This design comes from an exercise in tuning for small area on the open sky130 flow, not from production work.
The RTL was checked by simulation tests, not by an equivalence proof against the original design.
Power figures rest on the tool's default switching activity, not on a simulated workload.

### config.mk
export PLATFORM = sky130hd
export DESIGN_NAME = Game
export DESIGN_NICKNAME = Game
export VERILOG_FILES = /design/flow/design.v
export SDC_FILE = /design/flow/constraint.sdc
export NUM_CORES = 4
export LEC_CHECK = 0
export CAP_MARGIN = 20
export CORE_MARGIN = 2
export CORE_UTILIZATION = 40
export SLEW_MARGIN = 20
### constraint.sdc
create_clock -name core_clock -period 5.0 [get_ports {clk}]
set_input_delay 1.0000 -clock core_clock [delete_from_list [all_inputs] [get_ports {clk}]]
set_output_delay 1.0000 -clock core_clock [all_outputs]
set_load 0.01 [all_outputs]
### design.v
module keypad_Interface(clk, rst, col_in, row_out, enc_out, pressed);
		input clk, rst;
		input [3:0] col_in;
		output [3:0] row_out;
		output [3:0] enc_out;
		output pressed;
		wire [7:0] keypad_code;   
		Keypad keypad_sweep(clk,rst,col_in,row_out,keypad_code, pressed);
		Keypad_Encoder keypad_enc(keypad_code, enc_out);
endmodule
module Freq_Keypad(clk, rst ,keypad_clk, keypad_tick);
		parameter period = 64;
		input clk,rst;
		output reg keypad_clk;
		output keypad_tick;
		assign keypad_tick = ~keypad_clk & ~rst & (i >= (period/2)) & (i < period);
		integer i;
		always@(posedge clk)begin
		if(rst) begin
				i <= 0;
				keypad_clk <= 1'b0;
				end
		else if(i<(period/2))begin
				keypad_clk <= 1'b0;
				i <= i +1;
		end
		else if(i<period)begin
				keypad_clk <= 1'b1;
				i <= i +1;		
        end
		else begin
		i <= 0;
		keypad_clk <= 1'b0;
end
		end
endmodule
module  Keypad( clk, rst, in, row_sweep,press_pos, pressed );
		input clk, rst;
		input [3:0] in;
		output [3:0] row_sweep;  
		output [7:0]press_pos;
		output  pressed;
     	reg [3:0] row_next, row_current;
		reg [7:0] press_pos; 
		wire freq4keypad, keypad_tick;
		Freq_Keypad freq_key(clk,rst,freq4keypad,keypad_tick);
		wire [3:0] db_column_in;
		wire db_pressed;
		debounce_counter db_cnt(clk,rst,in,db_column_in, db_pressed);
		assign pressed = db_pressed;
		always@(posedge clk)begin
				if(rst) row_current <= 4'b1110;
				else if(keypad_tick) row_current <= row_next;
		end
		always@(*)begin
				if(rst)
				row_next = 4'b1101;
				else if( ~pressed )
				row_next = {row_current[0],row_current[3:1]};
				else
				row_next = row_current;
		end
        assign row_sweep = row_current;
		always@(*)begin
				if(rst) press_pos = 8'b11111111;
				else if( db_pressed ) begin
				press_pos = {db_column_in,row_sweep};
				end
				else press_pos = 8'b11111111; 
		end
endmodule
module Keypad_Encoder(in,out);
		input [7:0] in;
		output reg [3:0] out;
		always@(*) begin
				case(in)
				8'b0111_1110  : out =  4'b0;
				8'b1011_1110   : out =  4'd1;
				8'b1011_1101   : out =  4'd2;
				8'b1011_1011 : out =  4'd3;
				8'b1101_1110  : out =  4'd4;
				8'b1101_1101  : out =  4'd5;
				8'b1101_1011   : out =  4'd6;
				8'b1110_1110 : out =  4'd7;
				8'b1110_1101 : out =  4'd8;
				8'b1110_1011  : out =  4'd9;
				8'b0111_1101 : out =  4'd10;
				8'b0111_1011 : out =  4'd11;
				8'b1011_0111 : out =  4'd13;
				default : out = 4'b1111;
		endcase
		end
endmodule
module debounce_counter(clk,rst,in,press_col,pressed);
input rst,clk;
input [3:0] in;
output [3:0] press_col;
output reg pressed;
reg [5:0] count;
		always@(posedge clk)begin
				if(rst)count <= 6'd0;
				else if(&in == 'd0 && ~pressed ) count <= count +1;  
				else if(&in == 'd0 && pressed ) count <= 6'd30;
				else if(&in == 1'b1) count <= 0;
				else count <=0;
		end
		always@(*)begin
				if(rst) pressed = 1'b0;
				else if	(&in == 1'b1) pressed = 1'b0;
				else if (count == 6'd30) pressed = 1'b1;
				else pressed = 1'b0;
		end
		assign press_col = (pressed)? in : 4'b1111;
endmodule
module fsm(		
				clk,
				set,
				input_value,
				start,
				end_transmission,
				rst,
				mode,
				data_out,
				slave_select,
				begin_transmission,
				state
				);
parameter input_size = 16;
parameter out_size = 152;
input clk,set,start,rst,end_transmission;
input [1:0]     mode;                                                                         
input [input_size-1:0]	input_value;  
output reg [out_size-1:0] data_out;
output reg slave_select, begin_transmission;
wire  [31:0] ascii_out;  
output reg [5:0] state;  
reg [input_size-1 :0] set_value;
reg  end_display;
reg [2:0] current_state, next_state;
reg [26:0] delay_cnt;
parameter delay_cnt_max =  27'd200;
		ascii_encoder decode4 ( set_value[15:12], ascii_out[31:24]);
		ascii_encoder decode3 ( set_value[11:8],  ascii_out[23:16]);
		ascii_encoder decode2 ( set_value[7:4],   ascii_out[15:8]);
		ascii_encoder decode1 ( set_value[3:0],   ascii_out[7:0]);
		always@(posedge clk)begin
				if(rst)
						current_state <= 3'd0;
                else
						current_state <= next_state;
		end
		always@(*)begin
				if(rst)begin
						next_state = 3'd0;
				end
				else begin
						case(current_state) 
						3'd0 : 
									if(start && set)
										next_state = 3'd1;
								    else
										next_state = current_state;
						3'd1:
								    if(end_display)
										next_state = 3'd2;
								    else
										next_state = current_state;
						3'd2: 
										if(delay_cnt == delay_cnt_max)
												next_state = 3'd3;
										else
												next_state = current_state;
						3'd3:
										next_state = 3'd0;
						default:
										next_state = current_state;
						endcase
				end
		end
		always@(*)begin
				case(current_state)
						3'd1:
										if(end_transmission == 1'b1)
												end_display = 1'b1;
										else
												end_display = 1'b0;
						default:
										end_display = 1'b0;
				endcase
		end
		reg [input_size-1:0] set_value_q;
		always@(posedge clk) set_value_q <= set_value;
		always@(*)begin
		if(rst) set_value[input_size-1:0] = 'd0;
		else if(set)
				set_value[input_size-1:0] = input_value[input_size-1:0];
		else	set_value[input_size-1:0] = set_value_q;
		end
		always@(posedge clk)begin
				if(rst) slave_select <= 1'b1;
				else slave_select <= 1'b0;
		end
always@(posedge clk)begin
		if(rst) data_out[out_size-1:0] <= 'd0;
		else  begin
				case(mode)
		2'd0: data_out[out_size-1:0] <= {24'h1B5B6A,ascii_out[31:24],ascii_out[23:16],ascii_out[15:8],ascii_out[7:0],88'h2020202020202020202020,8'h00};
		2'd1: data_out[out_size-1:0] <= {144'h1B5B6A_434F4E47524154554C4154494F4E53,8'h00};
		2'd2: data_out[out_size-1:0] <= {24'h1B5B6A,ascii_out[31:24],ascii_out[23:16],ascii_out[15:8],ascii_out[7:0],16'h2020,56'H414E532D534554,16'H2020,8'h00};
        2'd3: data_out[out_size-1:0] <= {24'h1B5B6A,ascii_out[31:24],ascii_out[23:16],ascii_out[15:8],ascii_out[7:0],88'h202054525920414741494E,8'h00};
				default:
						data_out[out_size-1 : 0] <= {24'h1B5B6A,40'h4552524F52,80'h20202020202020202020,8'h00};
		endcase
		end
end
reg  first_begin_done, first_begin_done_q;
always@(posedge clk) first_begin_done_q <= first_begin_done;
always@(*)begin
		if(current_state == 3'd1)begin
		    		if(begin_transmission == 1'b1)
						first_begin_done = 1'b1;
				    else 
						first_begin_done = first_begin_done_q;
		end
		else
						first_begin_done = 1'b0;
end
reg [3:0] end_buf;
always@(posedge clk)begin
				if(rst) end_buf[3:0] <= 4'b0;
				else begin
						end_buf[0] <= end_transmission;
						end_buf[3:1] <= end_buf [2:0];
				end
end
		always@(posedge clk)begin
		   case(current_state)
				3'd1:
								if(end_display == 1'b1) 
										begin_transmission <= 1'b0;
								else if(end_display == 'd0 && first_begin_done == 1'b0) 
										begin_transmission <= 1'b1;
								else
										begin_transmission <= 1'b0;
				default:
								begin_transmission <= 1'b0;
		   endcase
		end
		always@(posedge clk)begin
				if(rst)
						delay_cnt <= 'd0;
				else begin
						case(current_state)
								3'd2:  
												 if(delay_cnt < delay_cnt_max)
														delay_cnt <= delay_cnt + 'd1;
												 else
														delay_cnt <= 'd0;
										default:
												delay_cnt <= 'd0;
						endcase
				end
		end
		always@(*)begin
				if(rst)begin
						state = 6'b0;
				end
				else begin
						case(current_state) 
						3'd0 : 
										state = 6'b000_001;
						3'd1:
										state = 6'b000_010;
						3'd2: 
										state = 6'b000_100;
						3'd3:
										state = 6'b001_000;
						default:
										state = 6'b111_111;
						endcase
				end
		end
endmodule
module ascii_encoder(in, out);
		input [3:0] in;  
		output reg [7:0] out;
		reg [5:0] digit1;
		always@(in)begin
				digit1  = in;
		end
		always@(*)begin
				case(digit1)
					4'd0 : out[7:0] =  8'b0011_0000;
                    4'd1 : out[7:0] =  8'b0011_0001;
                    4'd2 : out[7:0] =  8'b0011_0010;
                    4'd3 : out[7:0] =  8'b0011_0011;
                    4'd4 : out[7:0] =  8'b0011_0100;
                    4'd5 : out[7:0] =  8'b0011_0101;
                    4'd6 : out[7:0] =  8'b0011_0110;
                    4'd7 : out[7:0] =  8'b0011_0111;
                    4'd8 : out[7:0] =  8'b0011_1000;
                    4'd9 : out[7:0] =  8'b0011_1001;
				  4'b1010: out[7:0] =  8'h41;
				  4'b1011: out[7:0] =  8'h42;   
				default :
						out[7:0] = 8'h20;
				endcase
		end
endmodule
module spi_interface(
    clk,
    rst,
    send_data,
    begin_transmission,
    slave_select,
    miso,
    end_transmission,
    mosi,
    sclk
    );
parameter datasize = 152;
    input clk;
    input rst;
    input [datasize-1:0] send_data;
    input begin_transmission;
    input slave_select;
    input miso;
    output end_transmission;
    output mosi;
    output sclk;
	wire sclk;
	reg mosi, end_transmission;
	parameter [1:0] stateIdle = 0,
						 stateRxTx = 1,
						 stateHold = 2;
	reg [1:0] STATE;
	parameter [11:0] SPI_CLK_COUNT_MAX = 12'H002;			 
	reg [11:0] spi_clk_count;
	reg sclk_buffer;
	reg sclk_previous;
	parameter [7:0] RX_COUNT_MAX = 8'd152;
	reg [7:0] rx_count;
	reg [datasize-1:0] shift_register;
	assign sclk = sclk_previous;
	always @(posedge clk) begin
			if(rst == 1'b1) begin
					mosi <= 1'b1;
					STATE <= stateIdle;
					shift_register <= 'd0;
					end_transmission <= 1'b0;
					rx_count <= 8'h0;
			end
			else begin
					case(STATE)
							stateIdle : begin
									end_transmission <= 1'b0;
									if(begin_transmission == 1'b1) begin
											STATE <= stateRxTx;
											rx_count <= 8'h0;
											shift_register <= send_data;
									end
							end
							stateRxTx : begin
									if(rx_count < RX_COUNT_MAX) begin
											if(sclk_previous == 1'b1 && sclk_buffer == 1'b0) begin
													mosi <= shift_register[datasize-1];
											end
											else if(sclk_previous == 1'b0 && sclk_buffer == 1'b1) begin
													shift_register[datasize-1:1] <= shift_register[datasize-2:0];
													shift_register[0] <= miso;
													rx_count <= rx_count + 1'b1;
											end
									end
									else begin
											STATE <= stateHold;
											end_transmission <=1'b1;
									end
							end
							stateHold : begin
									end_transmission <= 1'b0;
									if(slave_select == 1'b1) begin
											mosi <= 1'b1;
											STATE <= stateIdle;
									end
									else if(begin_transmission == 1'b1) begin
											STATE <= stateRxTx;
											rx_count <= 4'h0;
											shift_register <= send_data;
									end
							end
							default : begin
							end
					endcase
			end
	end
	always @(posedge clk) begin
			if(rst == 1'b1) begin
					sclk_previous <= 1'b1;
					sclk_buffer <= 1'b0;
					spi_clk_count <= 12'h000;
			end
			else if(STATE == stateRxTx) begin
					if(spi_clk_count == SPI_CLK_COUNT_MAX) begin
							sclk_buffer <= ~sclk_buffer;
							spi_clk_count <= 12'h000;
					end
					else begin
							sclk_previous <= sclk_buffer;
							spi_clk_count <= spi_clk_count + 1'b1;
					end
			end
			else begin
					sclk_previous <= 1'b1;
			end
	end
endmodule
module display(
				clk,
				set,
				input_value, 
				start,
				rst,
				mode,
				ss,
				mosi,
				miso,
				sclk,
				state
				);
		input clk, set, start,rst;
	    input [15:0] input_value;
		input miso;
		input [1:0]mode;
		output ss,mosi,sclk;
		output  [5:0] state;
		wire  end_transmission;
		wire  [151:0] data_out;
		wire begin_transmission;
		fsm MasterFSM(clk,set,input_value,start,end_transmission,rst,mode, data_out, ss ,begin_transmission, state );
		spi_interface spi(clk,rst,data_out,begin_transmission,ss,miso,end_transmission,mosi,sclk);
endmodule
module keyin_counter(clk,off,enc_in,pressed,op,value_out,mode,keyin_state);
input clk,off,pressed;
input [3:0] enc_in;
input [1:0] op;
output  [15:0] value_out;
output reg [1:0] mode;
output reg [2:0] keyin_state;  
reg [2:0] c_state , n_state;
reg [3:0] keyin [4:0];
always@(posedge clk)begin
		if(off) c_state <= 3'd1;
		else c_state <= n_state;
end
always@(*)begin
		if(off) n_state <= 3'd1;
		else begin
				case(c_state)
				3'd1: begin
								if(~pressed && keyin[4] != 4'hf)n_state <= 3'd2;
								else n_state <= c_state;
						end
				3'd2: begin
								if(~pressed && keyin[3] != 4'hf)n_state <= 3'd3;
								else n_state <= c_state;
						end
				3'd3: begin
								if(~pressed && keyin[2] != 4'hf)n_state <= 3'd4;
								else n_state <= c_state;
						end
				3'd4: begin
								if(~pressed && keyin[1] != 4'hf)n_state <= 3'd5;
								else n_state <= c_state;
						end
				3'd5: begin
								if(~pressed && keyin[0] != 4'hf)n_state <= 3'd6;
								else n_state <= c_state;
						end
				3'd6: 
								n_state <= c_state;
				default:
								n_state <= c_state;
				endcase
		end
end
		always@(posedge clk)begin
				if(off) {keyin[4],keyin[3],keyin[2],keyin[1],keyin[0]} <= 20'hfffff;
				else begin
						case(c_state)
								3'd1:
												keyin[4] <= pressed ? enc_in : keyin[4];
								3'd2:
												keyin[3] <= pressed ? enc_in : keyin[3];
								3'd3:
												keyin[2] <= pressed ? enc_in : keyin[2];
								3'd4:
												keyin[1] <= pressed ? enc_in : keyin[1];
								3'd5:
												keyin[0] <= (pressed && enc_in == 4'd13) ? enc_in : keyin[0];
						default:
												{keyin[4],keyin[3],keyin[2],keyin[1],keyin[0]} <= {keyin[4],keyin[3],keyin[2],keyin[1],keyin[0]};			
						endcase
				end
		end	
		assign		value_out = {keyin[4],keyin[3],keyin[2],keyin[1]};
		always@(posedge clk)begin
				if(off) mode <= 2'd0;
				else begin
				case(c_state)
								3'd1:	mode <= 2'd0;
								3'd2: mode <= 2'd0;
								3'd3: mode <= 2'd0;
								3'd4: mode <= 2'd0;
								3'd5:	mode <= op;
								3'd6: mode <= op;
						default :
								mode <= 2'd0;
				endcase
				end
		end
always@(*)begin
		case(c_state)
								3'd1:  keyin_state = 3'd1;
								3'd2:  keyin_state = 3'd2;  
								3'd3:  keyin_state = 3'd3;
								3'd4:  keyin_state = 3'd4;
								3'd5:  keyin_state = 3'd5;
								3'd6: keyin_state = 3'd6;
						default:
										keyin_state = 3'd7;  
		endcase
end
endmodule
module core_fsm(clk,rst,pressed,key_in_state,value_out,key_in_mode,display_state,
				off,core_op,core_mode,set,start,core_value_out);
input clk,rst,pressed;
input [2:0] key_in_state;
input [15:0] value_out;
input [1:0] key_in_mode;
input [5:0] display_state;
output reg off,set,start;
output reg [1:0] core_op, core_mode;
output reg [15:0] core_value_out;
reg [2:0] c_state, n_state;
wire  again;
reg  [15:0] solution, guess_value;
wire [3:0] num_A, num_B;
checkout comput(rst,solution,guess_value,again,num_A,num_B);
always@(posedge clk)begin
		if(rst) core_value_out <= 16'hffff;
		else begin
				case(c_state)
				3'd0:	core_value_out <= value_out;
				3'd1:	core_value_out <= value_out;
				3'd2: core_value_out <= 16'hffff;
				3'd3:  core_value_out <= {num_A,4'd10,num_B,4'd11};
				3'd4: core_value_out <= 16'hffff;
				default:
								core_value_out <= 16'hffff;
				endcase
		end
end
always@(posedge clk)begin
		if(rst) solution <= 16'b0;
		else if(	(c_state == 3'd0) &&	(key_in_state == 'd5) )
				solution[15:0] <= value_out[15:0];
		else solution[15:0] <= solution[15:0];
end
always@(posedge clk)begin
		if(rst) guess_value <= 16'b0;
		else if(	(c_state == 3'd1) &&	(key_in_state == 'd5) )
				guess_value[15:0] <= value_out[15:0];
		else guess_value[15:0] <= guess_value[15:0];
end
always@(posedge clk)begin
		if(rst) begin
				core_op <= 2'd0;  core_mode <= 2'd0;
		end
		else begin
				case(c_state)
						3'd0: begin
										core_op <= 2'd2;
										core_mode <= key_in_mode;
						end				
						3'd1  : begin
										core_op <= 2'd0;
										core_mode <= key_in_mode;
						end
						3'd3: begin
										core_op <= 2'd0;
										core_mode <= 2'd3;
						end				
						3'd4  : begin
										core_op <= 2'd0; 
										core_mode <= 2'd1;
						end
						default:		begin
										core_op <= core_op;
										core_mode <= core_mode;
						end
				endcase
		end
end
always@(posedge clk)begin
		if(rst) begin
						set <= 'b0;
						start <= 'b0;
		end
		else begin
				case(c_state)
						3'd0: begin
										set <= 'b1; start<= 'b1;
						end				
						3'd1: begin
										set <= 'b1; start <='b1;
						end
						3'd3: begin
										set <= 'b1; start<= 'b1;
						end				
						3'd4  : begin
										set <= 'b1; start <= 'b1;
						end
						default:		begin
										set <= 'b0; start <= 'b0;
						end
				endcase
		end
end
always@(posedge clk)begin
		if(rst) off <= 'b1;
		else begin
				case(c_state)
						3'd0:	if(key_in_state == 3'd6) 
												off<= 1'b1;
										else 
												off<= 1'b0;
						3'd1  : if(key_in_state == 3'd6) 
												off<= 1'b1;
										else 
												off <= 1'b0;
						default:		
												off<= 1'b1;
				endcase
		end
end
always@(posedge clk)begin
		if(rst) c_state <= 3'd0;
		else c_state <= n_state;
end
always@(posedge clk)begin
		if(rst) n_state <= 3'd0;
		else begin
				case(c_state)
						3'd0:	if(key_in_state == 3'd6)n_state <= 3'd1;
										else n_state <= c_state;
						3'd1:	if(key_in_state == 3'd6)n_state <= 3'd2;
										else n_state <= c_state;
						3'd2:	if(again) n_state <= 3'd3;
										else if( ~again) n_state <= 3'd4;
										else n_state <= c_state;
						3'd3:  if(pressed) n_state <= 3'd1;
										else n_state <= c_state;
						3'd4:	if(pressed) n_state <= 3'd0;
										else n_state <= c_state;
						default:		n_state <= c_state;
				endcase
		end
end
endmodule
module checkout(rst,solution,guess_value,again,num_A,num_B);
input rst;
input [15:0] solution,guess_value;
output again;
output reg [3:0] num_A , num_B;
reg [3:0] allmatch [3:0];
reg [3:0] B_match [11:0];
always@(*)begin
		if(solution[15:12] == guess_value[15:12]) allmatch[3] <= 3'd1;
		else allmatch[3] <= 3'd0;
		if(solution[11:8] == guess_value[11:8]) allmatch[2] <= 3'd1;
		else allmatch[2] <= 3'd0;
		if(solution[7:4] == guess_value[7:4]) allmatch[1] <= 3'd1;
		else allmatch[1] <= 3'd0;
		if(solution[3:0] == guess_value[3:0]) allmatch[0] <= 3'd1;
		else allmatch[0] <= 3'd0;
end
always@(*)begin
		num_A = allmatch[3] + allmatch[2] + allmatch[1] + allmatch[0];
end
always@(*)begin
		if(solution[11:8] == guess_value[15:12])  B_match[2] <= 3'd1;   else B_match[2] <= 3'd0;
		if(solution[7:4]  == guess_value[15:12])  B_match[1] <= 3'd1;   else B_match[1] <= 3'd0;
		if(solution[3:0 ] == guess_value[15:12])  B_match[0] <= 3'd1;   else B_match[0] <= 3'd0;
		if(solution[15:12] == guess_value[11:8])  B_match[5] <= 3'd1;   else B_match[5] <= 3'd0;
		if(solution[7:4]   == guess_value[11:8])  B_match[4] <= 3'd1;   else B_match[4] <= 3'd0;
		if(solution[3:0 ]  == guess_value[11:8])  B_match[3] <= 3'd1;   else B_match[3] <= 3'd0;
		if(solution[15:12] == guess_value[7:4])  B_match[8] <= 3'd1;   else B_match[8] <= 3'd0;
		if(solution[11:8]  == guess_value[7:4])  B_match[7] <= 3'd1;   else B_match[7] <= 3'd0;
		if(solution[3:0 ]  == guess_value[7:4])  B_match[6] <= 3'd1;   else B_match[6] <= 3'd0;
		if(solution[15:12] ==guess_value[3:0])  B_match[11] <= 3'd1;   else B_match[11] <= 3'd0;
		if(solution[11:8]  ==guess_value[3:0])  B_match[10] <= 3'd1;   else B_match[10] <= 3'd0;
		if(solution[7:4]   ==guess_value[3:0])  B_match[9] <= 3'd1;    else B_match[9] <= 3'd0;
end
always@(*)begin
		num_B = B_match[0] +  
				B_match[1] + 
		        B_match[2] + 
				B_match[3] + 
				B_match[4] + 
				B_match[5] + 
				B_match[6] + 
				B_match[7] + 
				B_match[8] + 
				B_match[9] + 
				B_match[10]+ 
				B_match[11]; 
end
assign  again = (num_A == 'd4) ?  'b0 : 'b1;
endmodule
module Game(clk,rst,col_in,row_out,miso,ss,mosi,sclk,physical_keyin_state);
input clk,rst;
input [3:0] col_in;
input miso;
output [3:0] row_out;
output ss,mosi,sclk;
output reg [5:0] physical_keyin_state;
wire pressed;
wire [15:0] value_out,core_value_out;
wire [3:0] enc_out;
wire [2:0] keyin_state;
wire [5:0] display_state;
wire [1:0] key_in_mode,core_op,core_mode;
wire off;
reg key_in_off;
wire set,start;
keypad_Interface keypad1(clk,rst,col_in,row_out,enc_out,pressed);
keyin_counter keyin_cnt(clk,key_in_off,enc_out,pressed,core_op,value_out,key_in_mode,keyin_state);
core_fsm  core_fsm(clk,rst,pressed,keyin_state,value_out,key_in_mode,display_state,
				off,core_op,core_mode,set,start,core_value_out);
display disp(clk,set,core_value_out,start,rst,core_mode, ss,mosi,miso,sclk,display_state);
always@(*)begin
		if(enc_out == 'd14)
				key_in_off = 1'b1;
		else
				key_in_off = off;
end
always@(*)begin
		if(rst) physical_keyin_state[5:0] = 6'b111111;
		else begin
				case(keyin_state)
						'd1:	physical_keyin_state[5:0] = 6'b000001;
						'd2:	physical_keyin_state[5:0] = 6'b000010;
						'd3:	physical_keyin_state[5:0] = 6'b000100;
						'd4:	physical_keyin_state[5:0] = 6'b001000;
						'd5:	physical_keyin_state[5:0] = 6'b010000;
						'd6:	physical_keyin_state[5:0] = 6'b100000;
				default:
								physical_keyin_state[5:0] = 6'b111111;
				endcase
		end
end
endmodule
### run.sh
#!/bin/bash
# synth_recipe.tcl (not shown) runs the flow's synth.tcl, then flattens the netlist and writes it again
# the make line also repeats each setting of config.mk as NAME=value (left out here)
make -C /OpenROAD-flow-scripts/flow DESIGN_CONFIG=/design/flow/config.mk WORK_HOME=/design/flow/orfs CLKGATE_MAP_FILE= SYNTH_SCRIPT=/design/flow/synth_recipe.tcl finish
==> images/power_grid.png <==
(2 px per um) Pins as bars on the die edge. Tap cells in gray.
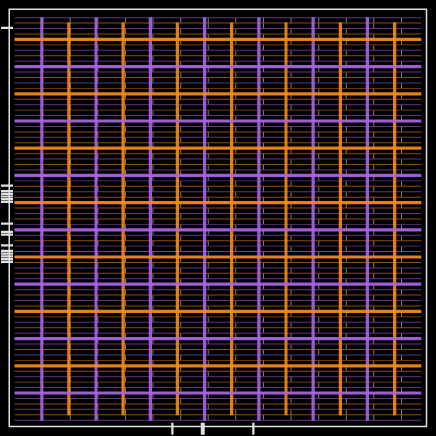
VSS: marked purple. VDD: marked orange.
532 tap cells. 75 met1 rails follow the rows. 14 straps on met4. The core has 74 rows.

==> images/placement_by_type.png <==
(3 px per um)
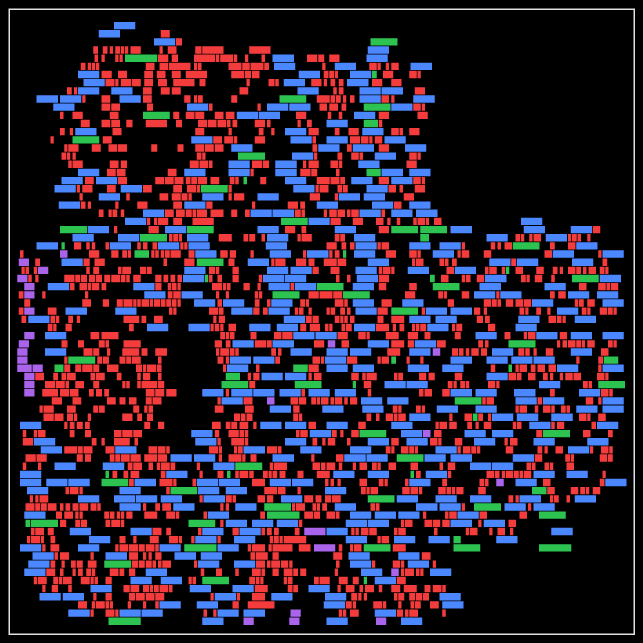
combinational and other logic: marked red, cells 1329, share of their area 46%. remaining buffers and delay cells: marked purple, cells 28, share of their area 1.6%. clock drivers and dummy loads: marked green, cells 74, share of their area 7.9%. sequential cells: marked blue, cells 391, share of their area 44%.

==> impl_metrics.py <==
metrics = {
    "grt": {
        "grt_pass1_wl_um": 61790,
        "grtUsageMet1": 0.2330,
        "grtUsageMet3": 0.02965,
        "grt_pass1_vias": 12050,
        "antenna_found_initial": 0,
        "grt_max_degree": 137,
    },
    "synthesis": {
        "synth_xor_area_frac": 0.06641,
        "synth_area_leader_cell": "dfxtp_1",
        "synth_warnings": 14,
        "async_flop_share": 0,
        "synth.avg_cell_area_um2": 8.935,
        "yosys-top-cells-area": "dfxtp_1 47%, nor2_1 7.0%, a211oi_1 4.9%",
        "synthFlopType": "dfxtp_1",
        "synthMuxAreaShare": 0.04231,
        "synth_area_um2": 16620,
        "synth_edf_count": 0,
        "synth_top_cell_area_share": 0.4710,
        "synth-simple-area-share": 0.2067,
    },
    "die": {
        "die_h_um": 207.8,
        "die_area_um2": 43190,
        "die_w_um": 207.8,
        "core_area_um2": 40920,
    },
    "power": {
        "leakage_nw": 6.792,
        "total_power_mw": 8.711,
        "power.group.top": "registers",
        "ir_drop_mv": 0.3479,
        "power.density_nw_per_um2": 471.8,
        "p_comb_mw": 1.77,
        "seqPwrFrac": 0.433,
    },
    "final_layout": {
        "nFillCells": 3944,
        "drive_gt1_frac": 0.06037,
        "seq_cells": 391,
        "design_area_um2": 18460,
        "fin_nets": 1837,
        "ff_latch_area_um2": 7828,
        "bufAreaShareNonClock": 0.01552,
        "antenna_cells": 0,
        "multi_input_area_um2": 8160,
        "sh_seq_area": 0.4240,
        "area_growth_pct": 11.10,
        "fin_util": 0.4511,
        "final_cells": 2354,
        "largest_reg_flops": 152,
        "top_register": "disp.spi.shift_register",
        "dominant_cells": "multi-input combinational cells",
        "layout_commonest_cell": "dfxtp_1",
        "multi_input_area_share": 0.4420,
        "clockBufferCount": 61,
    },
    "sta": {
        "slew_headroom": 0.2386,
        "drv_slew": 0,
        "min_period_over_period": 0.8321,
        "setup_tns_ns": 0,
        "clock_skew_ns": 0.01933,
        "setup_violations": 0,
        "rsz0062_at_grt": "false",
        "holdWs_ns": 0.4308,
    },
    "worst_setup_path": {
        "timing.critical_path.fanout_max": 5,
        "crit_buf_inv": 1,
        "cp_top_family": "adder cells",
        "r2r_cells": 12,
        "critical_path.startpoint": "core_fsm.solution[2]",
        "crit_top_cell": "fa_1",
        "crit_chain": "xnor2_1, nand4_1, fa_1, fa_1, fa_1, fa_1, inv_1, ha_1, fa_1, xor2_1, o22ai_1, nand2_1",
        "start_kind": "flop",
        "cp_num_cells": 12,
    },
    "cts": {
        "clock-root-buffer": "clkbuf_16",
        "clock-sinks": 391,
        "cts_tree": "built",
    },
    "run_status": {
        "status": "complete, no violations",
    },
    "placement": {
        "hpwl_um": 23260,
        "post_dp_cell_area_um2": 17050,
        "dp_cells": 2280,
    },
    "routing": {
        "final_antenna_net_count": 0,
        "wl_per_cell_um": 15.59,
        "met1_length_um": 17960,
        "wl_um": 36690,
        "vias": 12530,
        "drc": 0,
        "wl_met2_um": 16650,
        "drt_iter0_drc": 811,
    },
    "worst_hold_path": {
        "whs_endpoint": "disp.MasterFSM.begin_transmission",
        "hp-start": "disp.MasterFSM.first_begin_done_q",
    },
}
==> images/clk_routes.png <==
(4 px per um)
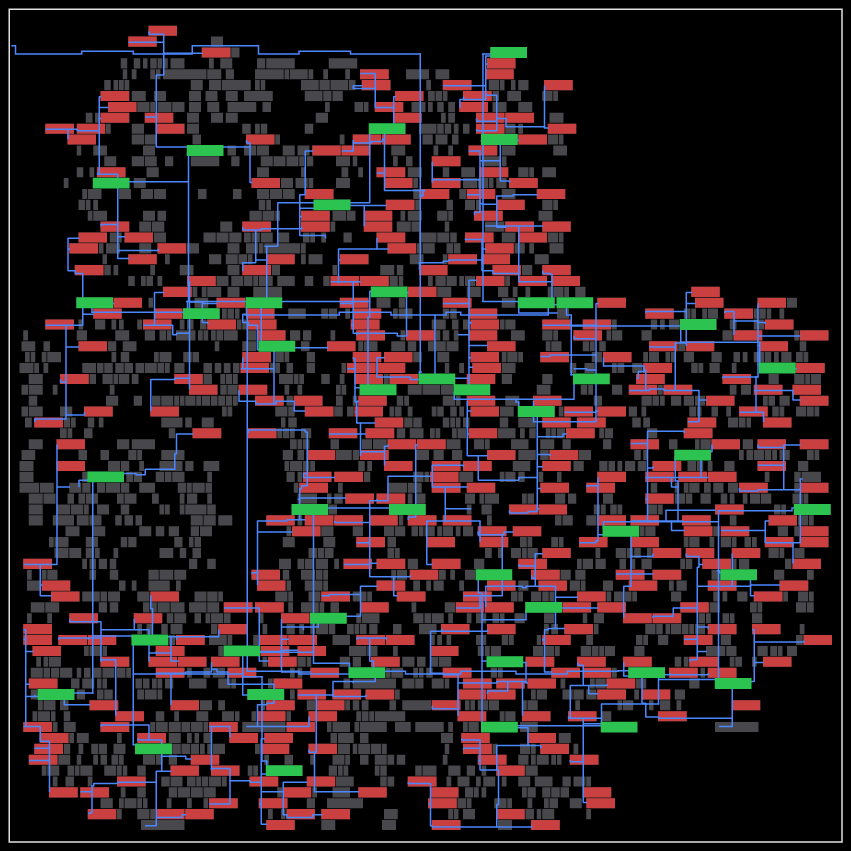
clock drivers: marked green, count 42. clock wires: marked blue, length 4800 um. flip-flops: marked red, count 391.
Position of the flops: all over the die.

-- separate check: timing with driven ports --
Ports are ideal in the flow. The routed layout listed here was re-timed in OpenROAD. Step 1 assumes that a clkbuf_16 drives the clock port and a buf_2 every other input. Step 2 adds t to the input delays and takes it off the output delays; t is the mean of the earliest and latest rising clock arrival at the registers after step 1. Input paths then give back, and output paths get back, about the clock's delay inside the block. a / b / c = ideal ports / drivers / drivers and shift; a / b = the first two.
t (ns): 0.594
slack for setup (ns): 0.839 / 0.839 / 0.839
hold slack, ns: 0.431 / 0.431 / 0.431
worst setup path after step 2: register to register
clock arrival spread, ns: 0.023 / 0.022
After both steps this run still meets setup and hold. The setup slack of this run moves by 0.000 ns with the drivers and by 0.000 ns with both steps.
